What follows belongs to an exercise in optimizing a design on an open flow for small area, a short achievable clock period and few clock cycles per item; a production flow would make more cautious choices. In this exercise RTL edits were held to simulation tests only and were not proved equivalent to the original. Not every run is shown, and edits may drop behaviour that the tests do not exercise.

===== run.sh =====
#!/bin/bash
# synth_recipe.tcl (not shown) runs the flow's synth.tcl, then flattens the netlist and writes it again
# the make line also repeats each setting of config.mk as NAME=value (left out here)
make -C /OpenROAD-flow-scripts/flow DESIGN_CONFIG=/design/flow/config.mk WORK_HOME=/design/flow/orfs CLKGATE_MAP_FILE= SYNTH_SCRIPT=/design/flow/synth_recipe.tcl finish

===== config.mk =====
export PLATFORM = sky130hd
export DESIGN_NAME = LASER
export DESIGN_NICKNAME = LASER
export VERILOG_FILES = /design/flow/design.v
export SDC_FILE = /design/flow/constraint.sdc
export NUM_CORES = 4
export LEC_CHECK = 0
export CAP_MARGIN = 20
export CORE_MARGIN = 2
export CORE_UTILIZATION = 40
export SLEW_MARGIN = 20

===== constraint.sdc =====
create_clock -name core_clock -period 8.0 [get_ports {CLK}]
set_input_delay 1.6000 -clock core_clock [delete_from_list [all_inputs] [get_ports {CLK}]]
set_output_delay 1.6000 -clock core_clock [all_outputs]
set_load 0.01 [all_outputs]

===== design.v =====
module LASER (
input CLK,
input RST,
input [3:0] X,
input [3:0] Y,
output reg [3:0] C1X,
output reg [3:0] C1Y,
output reg [3:0] C2X,
output reg [3:0] C2Y,
output  DONE);
    reg [2:0] curr_state,next_state;
    localparam READDATA = 3'b000,
                BUSY = 3'b001,
                FINISH = 3'b010;
    always @(posedge CLK or posedge RST) begin
        if(RST)
            curr_state <= 3'b000;
        else
            curr_state <= next_state;
    end
    wire read_done;
    wire busy_done;
    reg [3:0] reg_X [39:0]; 
    reg [3:0] reg_Y [39:0]; 
    reg [5:0] cnt;
    reg [3:0] tmp_x,tmp_y;
        reg [3:0] find_cnt;
    assign DONE = (curr_state == FINISH);
    assign read_done = (curr_state == READDATA) & (cnt == 6'd40);
    assign busy_done = find_cnt == 4'd3;
    always @(*) begin
        case(curr_state)
            READDATA:begin
                if(read_done)                                              
                    next_state = BUSY;
                else
                    next_state = READDATA;  
            end
            BUSY:begin
                if(busy_done)
                    next_state = FINISH;
                else
                    next_state = BUSY;
            end
            default:begin
                next_state = READDATA;
            end
        endcase
    end
    always @(posedge CLK or posedge RST) begin
        if(RST)
            cnt <= 6'b0;
        else if((curr_state == READDATA) & (next_state == BUSY))
            cnt <= 6'b0;
        else if(curr_state == READDATA)
            cnt <= cnt + 1'b1; 
        else if(curr_state == BUSY)
            cnt <=(cnt == 6'd40)?6'b0 :( cnt + 1'b1);
        else 
            cnt <= 6'b0;
    end
    always @(posedge CLK) begin
        if(curr_state == READDATA) begin
            reg_X[cnt] <= X;
            reg_Y[cnt] <= Y;
        end
    end
    always @(posedge CLK or posedge RST) begin
        if(RST) begin
            tmp_x <= 4'b0;
            tmp_y <= 4'b0;
        end 
        else if(curr_state == BUSY) begin
            if((tmp_x == 4'd15) & (cnt == 6'd40)) begin
                tmp_x <= 4'd0;
                tmp_y <= tmp_y + 1'b1;
            end
            else if(cnt == 6'd40)
                tmp_x <= tmp_x + 1'b1;
            else begin
                tmp_x <= tmp_x;
                tmp_y <= tmp_y;
            end            
        end
        else begin
            tmp_x <= 4'b0;
            tmp_y <= 4'b0;
        end
    end
    reg cur_circle;
    reg [4:0] dist_x1, dist_x2, dist_y1, dist_y2;
    reg [4:0] tmp_max_x,tmp_max_y;
    reg [5:0] max_point, tmp_max;
    always @(posedge CLK or posedge RST) begin
        if(RST) begin
            cur_circle <= 1'b1;
        end
        else if(DONE) begin
            cur_circle <= 1'b1;
        end
        else if((curr_state == BUSY) & (cnt == 6'd40) & (tmp_y == 6'd15) & (tmp_x == 6'd15)) begin
            cur_circle <= !cur_circle;
        end
        else begin
            cur_circle <= cur_circle;
        end
    end
    always @(posedge CLK or posedge RST) begin
        if(RST) begin
            find_cnt <= 4'b0;
        end
        else if(find_cnt == 4'd3)
            find_cnt <= 4'b0 ;
        else if((curr_state == BUSY) & (cnt == 6'd40) & (tmp_y == 6'd15) & (tmp_x == 6'd15)) begin
            find_cnt <= find_cnt + 4'b1;
        end
        else begin
            find_cnt <= find_cnt ;
        end
    end
    always @(posedge CLK or posedge RST) begin
        if(RST)
            max_point <= 6'd0;
        else if(tmp_max > max_point)
            max_point <= tmp_max;
        else if(busy_done)
            max_point <= 6'd0;
        else
            max_point <= max_point;
    end
    always @(posedge CLK or posedge RST) begin
        if(RST) begin
            C1X <= 4'b0;
            C2X <= 4'b0;
            C1Y <= 4'b0;
            C2Y <= 4'b0;
        end
        else if(DONE) begin
            C1X <= 4'b0;
            C2X <= 4'b0;
            C1Y <= 4'b0;
            C2Y <= 4'b0;
        end
        else if(tmp_max >= max_point) begin
            if(cur_circle) begin
                C2X <= tmp_x;
                C2Y <= tmp_y;
            end
            else begin
                C1X <= tmp_x;
                C1Y <= tmp_y;
            end
        end
        else if(DONE )begin
            C1X <= 4'b0;
            C2X <= 4'b0;
            C1Y <= 4'b0;
            C2Y <= 4'b0;
        end
        else begin
            C1X <= C1X;
            C2X <= C2X;
            C1Y <= C1Y;
            C2Y <= C2Y;
        end
    end
    always @(posedge CLK or posedge RST) begin
        if(RST)
            tmp_max <= 6'b0;
        else if(cnt == 6'd40)
            tmp_max <= 6'b0;
        else if(curr_state == BUSY)
            tmp_max <= tmp_max + 
            ((dist_x1 + dist_y1 <= 6'd4) || (dist_x1 <= 3 & dist_y1 <= 2) || (dist_x1 <= 2 & dist_y1 <= 3)
            || (dist_x2 + dist_y2 <= 6'd4) || (dist_x2 <= 3 & dist_y2 <= 2) || (dist_x2 <= 2 & dist_y2 <= 3));
        else
            tmp_max <= 6'b0;
    end
    always @(*) begin
        if(cnt ==6'd40) begin
            dist_x1 = 5'd10;
            dist_y1 = 5'd10;
            dist_x2 = 5'd10;
            dist_y2 = 5'd10;
        end
        else if(!cur_circle) begin
            dist_x1 = (tmp_x > reg_X[cnt])? tmp_x - reg_X[cnt] : reg_X[cnt] - tmp_x;
            dist_y1 = (tmp_y > reg_Y[cnt])? tmp_y - reg_Y[cnt] : reg_Y[cnt] - tmp_y;
            dist_x2 = (C2X > reg_X[cnt])? C2X - reg_X[cnt] : reg_X[cnt] - C2X;
            dist_y2 = (C2Y > reg_Y[cnt])? C2Y - reg_Y[cnt] : reg_Y[cnt] - C2Y;
        end else begin
            dist_x1 = (tmp_x > reg_X[cnt])? tmp_x - reg_X[cnt] : reg_X[cnt] - tmp_x;
            dist_y1 = (tmp_y > reg_Y[cnt])? tmp_y - reg_Y[cnt] : reg_Y[cnt] - tmp_y;
            dist_x2 = (C1X > reg_X[cnt])? C1X - reg_X[cnt] : reg_X[cnt] - C1X;
            dist_y2 = (C1Y > reg_Y[cnt])? C1Y - reg_Y[cnt] : reg_Y[cnt] - C1Y;
        end
    end
endmodule

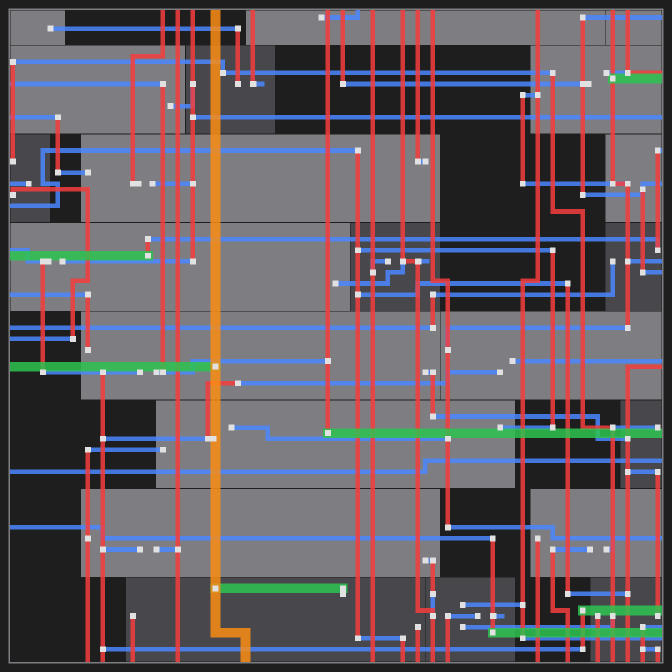
run_1/detail.png
Window x 42 to 62, y 147 to 167 µm. Cells in grey, sequential cells in the stronger grey; small squares are vias.
[blue] metal 1
[red] metal 2
[green] metal 3
[orange] metal 4
cells with their middle in the window: 12
netlist names of flops here include: reg_X (5), reg_Y (1)
sequential cells in the window: 6
most frequent: edfxtp_1 (6), a22oi_1 (3)

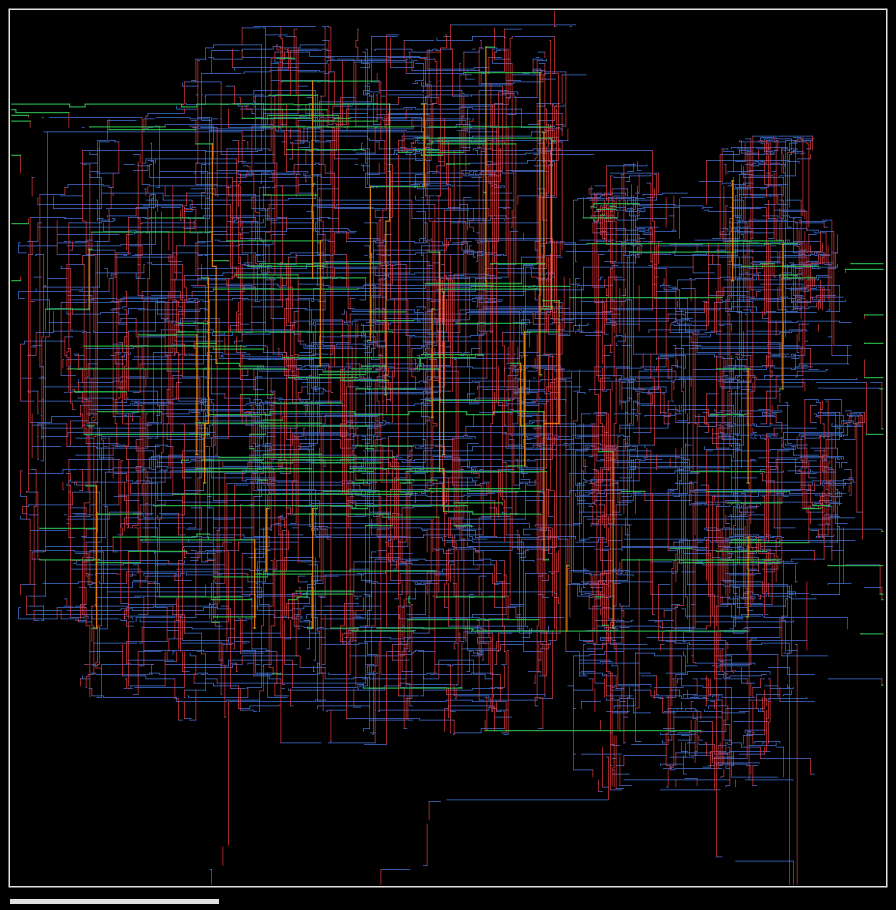
run_1/wires.png
Bar = 50 µm.
[blue] metal 1 | wire length: 18,300 µm
[green] metal 3 | wire length: 2,950 µm
[red] metal 2 | wire length: 20.4 mm
[orange] metal 4 | wire length: 1,060 µm
routed vias: 10,700
Avg WL per Cell: 23.4 µm
WL final: 42,700 µm
gr usage total: 19.7%

==> reports/results.ini, run 1 <==
[outcome]
status = finished clean

[final_layout]
clock_area_share_pct = 6.78
fin_nets = 1351
final_common_cell = edfxtp_1
nMultiInputCombCells = 746
seq_area_mm2 = 0.0108
fin_area_mm2 = 0.0190
post-route-util_pct = 45.4
drive_gt1_share_pct = 9.03
multiInputGateArea_mm2 = 0.00555
nFillCells = 3630
multi_input_area_share_pct = 29.3
buffer_area_share_pct = 2.24
n_all_buffers = 48

[floorplan]
ios = 27
dieArea_mm2 = 0.0437
std_cell_rows = 75

[yosys]
netlist_top_cells_count = edfxtp_1, a22oi_1, nor2_1
synth_area_mm2 = 0.0168
ys_types = 73
ys_warn_count = 1
synth_most_common_cell = edfxtp_1
syn_inst = 1235
ys_seq_elements = 369
syn_area_per_cell_um2 = 13.6
postSynthNetCount = 1330
ys_top_cells_by_area = edfxtp_1, dfrtp_1, a22oi_1, ha_1, nor2_1
ys_async_sr_fraction_pct = 13.3

[cts]
cts_max_path_buffers = 3
insertion_delay_ps = 550
cts_setup_buffers = 0
cts_tree = yes
ctsHtreeMaxLevel = 2

[job]
cap_violations = 0

[setup_path]
cp.required_ps = 8430
r2r_cells = 27
crit_type = flop to flop
slowest_stage = and3_2
critPathCaptureType = flop
start_kind = flop

[sta]
period_share_pct = 82.9
fmax_mhz = 151
finalCriticalPeriod_ps = 6630
tns_ps = 0
setup_ws_ps = 1370
rsz0062_at_grt = false

[placement]
pre_cts_slack_ps = 1390
dpl_cell_area_mm2 = 0.0177

[global_routing]
grt_max_degree = 50
grt_pass1_wl_um = 65300

[min_path]
hold_depth = 1

[routing]
drt-pass1-iter-count = 5
avgViaCountPerCell = 5.86

Testbench counts for the RTL of run 1, summed over its fixed seeds: cycles 1,513,488, items 48.
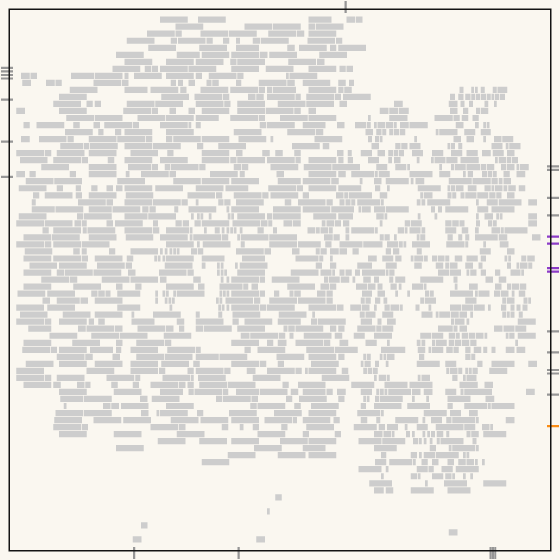
run_1/io_placement.png
Pins as bars across the die edge, other pins in grey.
[purple] C1Y | pins: 4 | direction: output | edge: east
[orange] DONE | pins: 1 | direction: output | edge: east
all pins by edge: 14 east, 7 west, 5 south, 1 north
Port Buffers: 26
Die Width: 209 µm
die outline height: 209 µm

-- run 1: critical path: cells and delay by family (launching register included) --
family | cells | cell delay, ps
XOR/XNOR | 2 | 310
buffers and inverters | 2 | 430
AND/OR/NAND/NOR | 8 | 1760
multiplexers | 1 | 260
flip-flops | 1 | 460
adder cells (fa/ha/maj) | 4 | 1140
AO/OA/AOI/OAI | 10 | 2150
-- run 1: cells by family after synthesis --
logic type / count (synthesis) / share of synthesized area [%]
buffers and inverters: 120 / 2.82
AO/OA/AOI/OAI: 316 / 13.9
multiplexers: 26 / 1.59
flip-flops: 369 / 64.4
XOR/XNOR: 24 / 1.25
AND/OR/NAND/NOR: 295 / 9.08
adder cells (fa/ha/maj): 85 / 6.94
-- run 1: flip-flops by register name, indices dropped and copies added (netlist names) --
signal	cells
tmp_max	6
C1Y	4
cur_circle	1
reg_X	160
max_point	6
cnt	6
C2X	4
tmp_x	4
C1X	4
tmp_y	4
C2Y	4
reg_Y	160
find_cnt	4
curr_state	2
-- run 1: metrics by stage --
| step | hold WS, ps | instances |
|---|---|---|
| after global placement | 502 | 1754 |
| after global routing | 568 | 1823 |
| final | 535 | 1823 |
| after detailed placement | 506 | 1754 |
| after floorplan | 478 | 1235 |
| after CTS | 518 | 1823 |
-- run 1: worst paths after layout --
kind | startpoint | end | slack, ps
max in group asynchronous | RST | cnt[2] | 5950
worst min-delay path | find_cnt[3] | find_cnt[3] | 540
worst max register to register | cnt[0] | tmp_max[4] | 1370
min in group asynchronous | RST | find_cnt[0] | 1570
worst min register to register | find_cnt[3] | find_cnt[3] | 540
worst max-delay path | cnt[0] | tmp_max[4] | 1370
-- run 1: layer usage --
metal	GRT usage, %	vias up	share of wire, %
li1	-	4871	-
met1	27.0	5332	43
met2	32.5	397	48
met3	2.83	75	6.9
met4	6.11	0	2.5
met5	0	-	0
## Run 2: large edit since run 1, in outline
design.v: 198 -> 2267 lines; modules unchanged: 0
  LASER: edited, 198 -> 2267 lines
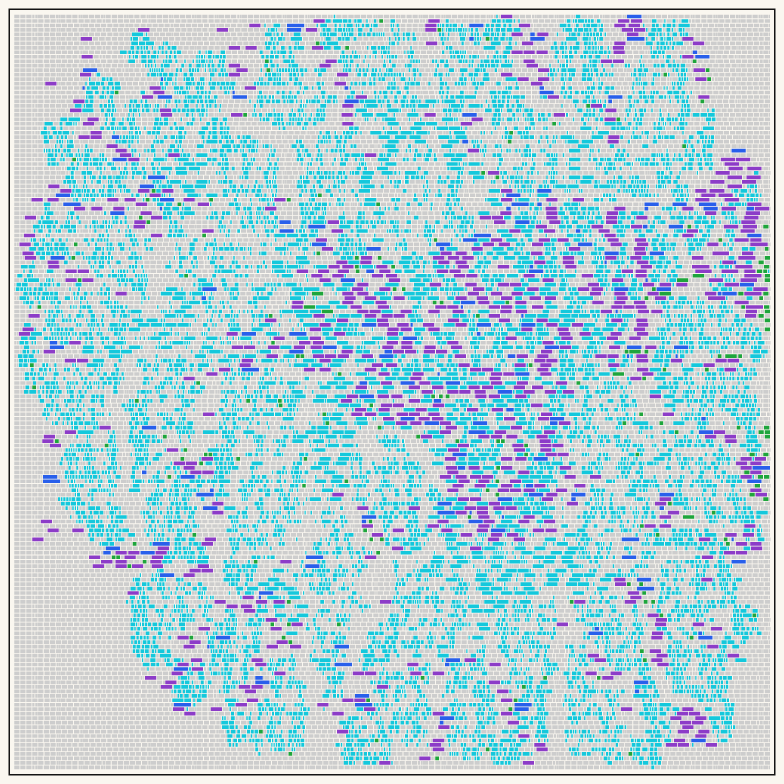
run_2/placement_by_type.png
Fill, decap, tap and diode cells in grey.
[cyan] combinational and other logic | cells: 9,792 | share of their area: 76%
[blue] clock drivers and dummy loads | cells: 185 | share of their area: 4.2%
[green] other buffers and delay cells | cells: 202 | share of their area: 1.9%
[purple] flops | cells: 768 | share of their area: 18%
Core ar.: 0.212 mm²
sequential share of cell area: 17.1%
fin util: 43.2%
# rows: 169
Design Area, Final: 0.0914 mm²

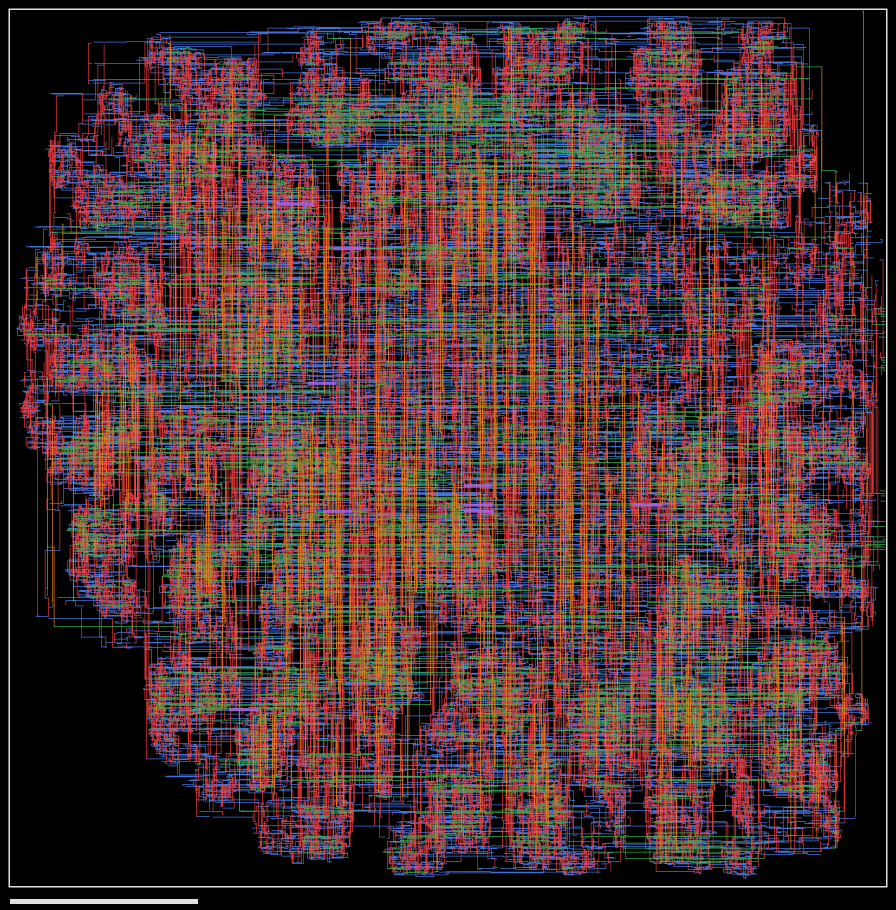
run_2/wires.png
Bar = 100 µm.
[red] metal 2 | wire length: 169 mm
[green] metal 3 | wire length: 51.4 mm
[orange] metal 4 | wire length: 29.7 mm
[purple] metal 5 | wire length: 130 µm
[blue] metal 1 | wire length: 165 mm
routed vias: 93,100
Avg WL per Cell: 30.1 µm
WL final: 415,000 µm

==> run 2 against run 1 <==
Compared with the run above:
- still clean
- worst setup slack better by 92 ps
- die area grew to 4.9 times the previous value
- sequential share of layout area is 40 points lower
- via count grew to 8.7 times the previous value
- hold slack worse by 200 ps
- synthesized cell count grew to 9.1 times the previous value
- count of clock-buffer cells in the layout is 80 higher
- register-to-register slack better by 90 ps
- synthesized area grew to 5.1 times the previous value
==> reports/results.ini, run 2 <==
[setup_path]
crit_type = flop to flop
crit_path_end = cy[0]
critPathCaptureType = flop
critical_path_buf_inv_count = 3
slowest_stage = nor2b_1
r2r_cells = 31
r2r-end = cy[0]

[yosys]
syn_inst = 11300
netlist_top_cells_count = nor2_1, inv_1, nand2_1
ys_types = 141
ys_warn_count = 1
postSynthNetCount = 12200
ys_seq_elements = 768

[floorplan]
die_w_um = 465
die_y_um = 465

[cts]
cts_tree = yes
insertion_delay_ps = 830

[placement]
portBuffers = 26

[final_layout]
fin_nets = 11800
final_common_cell = nor2_1
reg_top3 = PX x160, PY x160, PA x40

[job]
cap_violations = 0

[outcome]
status = finished clean

[sta]
rsz0062_at_grt = false

Testbench counts for the RTL of run 2, summed over its fixed seeds: cycles 4,800, items 48.
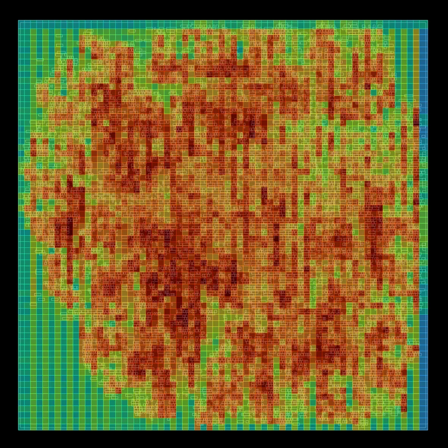
run_2/congestion.png
gr usage total: 36.8%
busiest layer in global routing: met2
GR Util met1: 49.1%

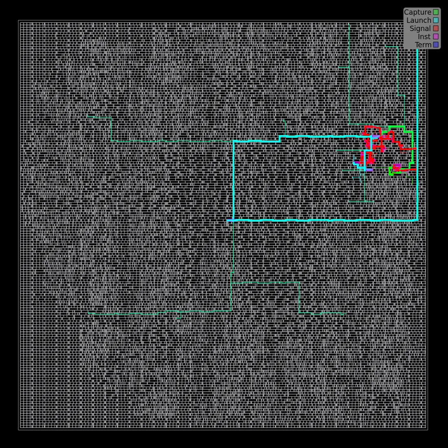
run_2/worst_path.png
minimum clock period: 6540 ps
Post-Layout Cell Count: 13,800

[run 2: cell families after synthesis]
kind of cell	synth area share (%)
AO/OA/AOI/OAI	32.1
XOR/XNOR	1.02
adder cells (fa/ha/maj)	19.1
buffers and inverters	8.07
flip-flops	18.4
multiplexers	1.74
AND/OR/NAND/NOR	19.6
[run 2: area by class of cell]
type / count / share of cell area, %
multi-input cells: 8747 / 68.7
inverters: 1045 / 4.29
clock inverters: 64 / 1.10
well taps: 2821 / 3.86
flip-flops and latches: 768 / 17.1
clock buffers: 121 / 2.98
diodes: 26 / 0.0712
repair buffers: 202 / 1.87
[run 2: worst min-delay path by stage]
stage / from / slack, ps / cells after the start / end
after floorplan: PX[140] / 330 / 0 / PX[144]
after global placement: v2 / 330 / 0 / v3
after detailed placement: y3[2] / 340 / 0 / y4[2]
after CTS: PY[112] / 340 / 0 / PY[116]
after global routing: PY[112] / 350 / 0 / PY[116]
final: PY[112] / 340 / 0 / PY[116]
[run 2: routing by layer]
layer | GRT usage [%] | routed length (µm)
met1 | 49.1 | 165000
met5 | 0 | 129
met3 | 10.5 | 51400
met2 | 52.6 | 169000
met4 | 21.6 | 29700
[run 2: metrics by stage]
stage	std cells	setup slack, ps	utilization (%)	hold WS [ps]	cell area [µm²]
4_1_cts	13800	1450	43.1	342	91300
3_5_place_dp	13600	1510	41.4	337	87600
3_3_place_gp	13600	1380	41.4	332	87600
6_report	13800	1460	43.2	339	91400
2_1_floorplan	11300	373	-	326	85000
5_1_grt	13800	968	43.1	350	91300

## static timing again, ports no longer ideal
In the flow no input, the clock included, has a driving cell. The finished layouts below were timed again as built, in two steps.
Step 1: set_driving_cell puts a clkbuf_16 on CLK and a buf_2 on each other input, an assumption about the parent block.
Step 2, shift: input delay + t, output delay - t, t = (earliest + latest rising clock arrival at the registers) / 2. This alone moves slack from input paths to output paths.
Three values: ideal, step 1, step 2; two values: the first two.
run | shift t [ns] | setup slack, ns | clock arrival spread, ns
run 1 | 0.589 | 1.366 / 1.366 / 1.366 | 0.023 / 0.023
run 2 | 0.885 | 1.458 / 1.458 / 1.458 | 0.088 / 0.087
After both steps every run listed still meets setup and hold.
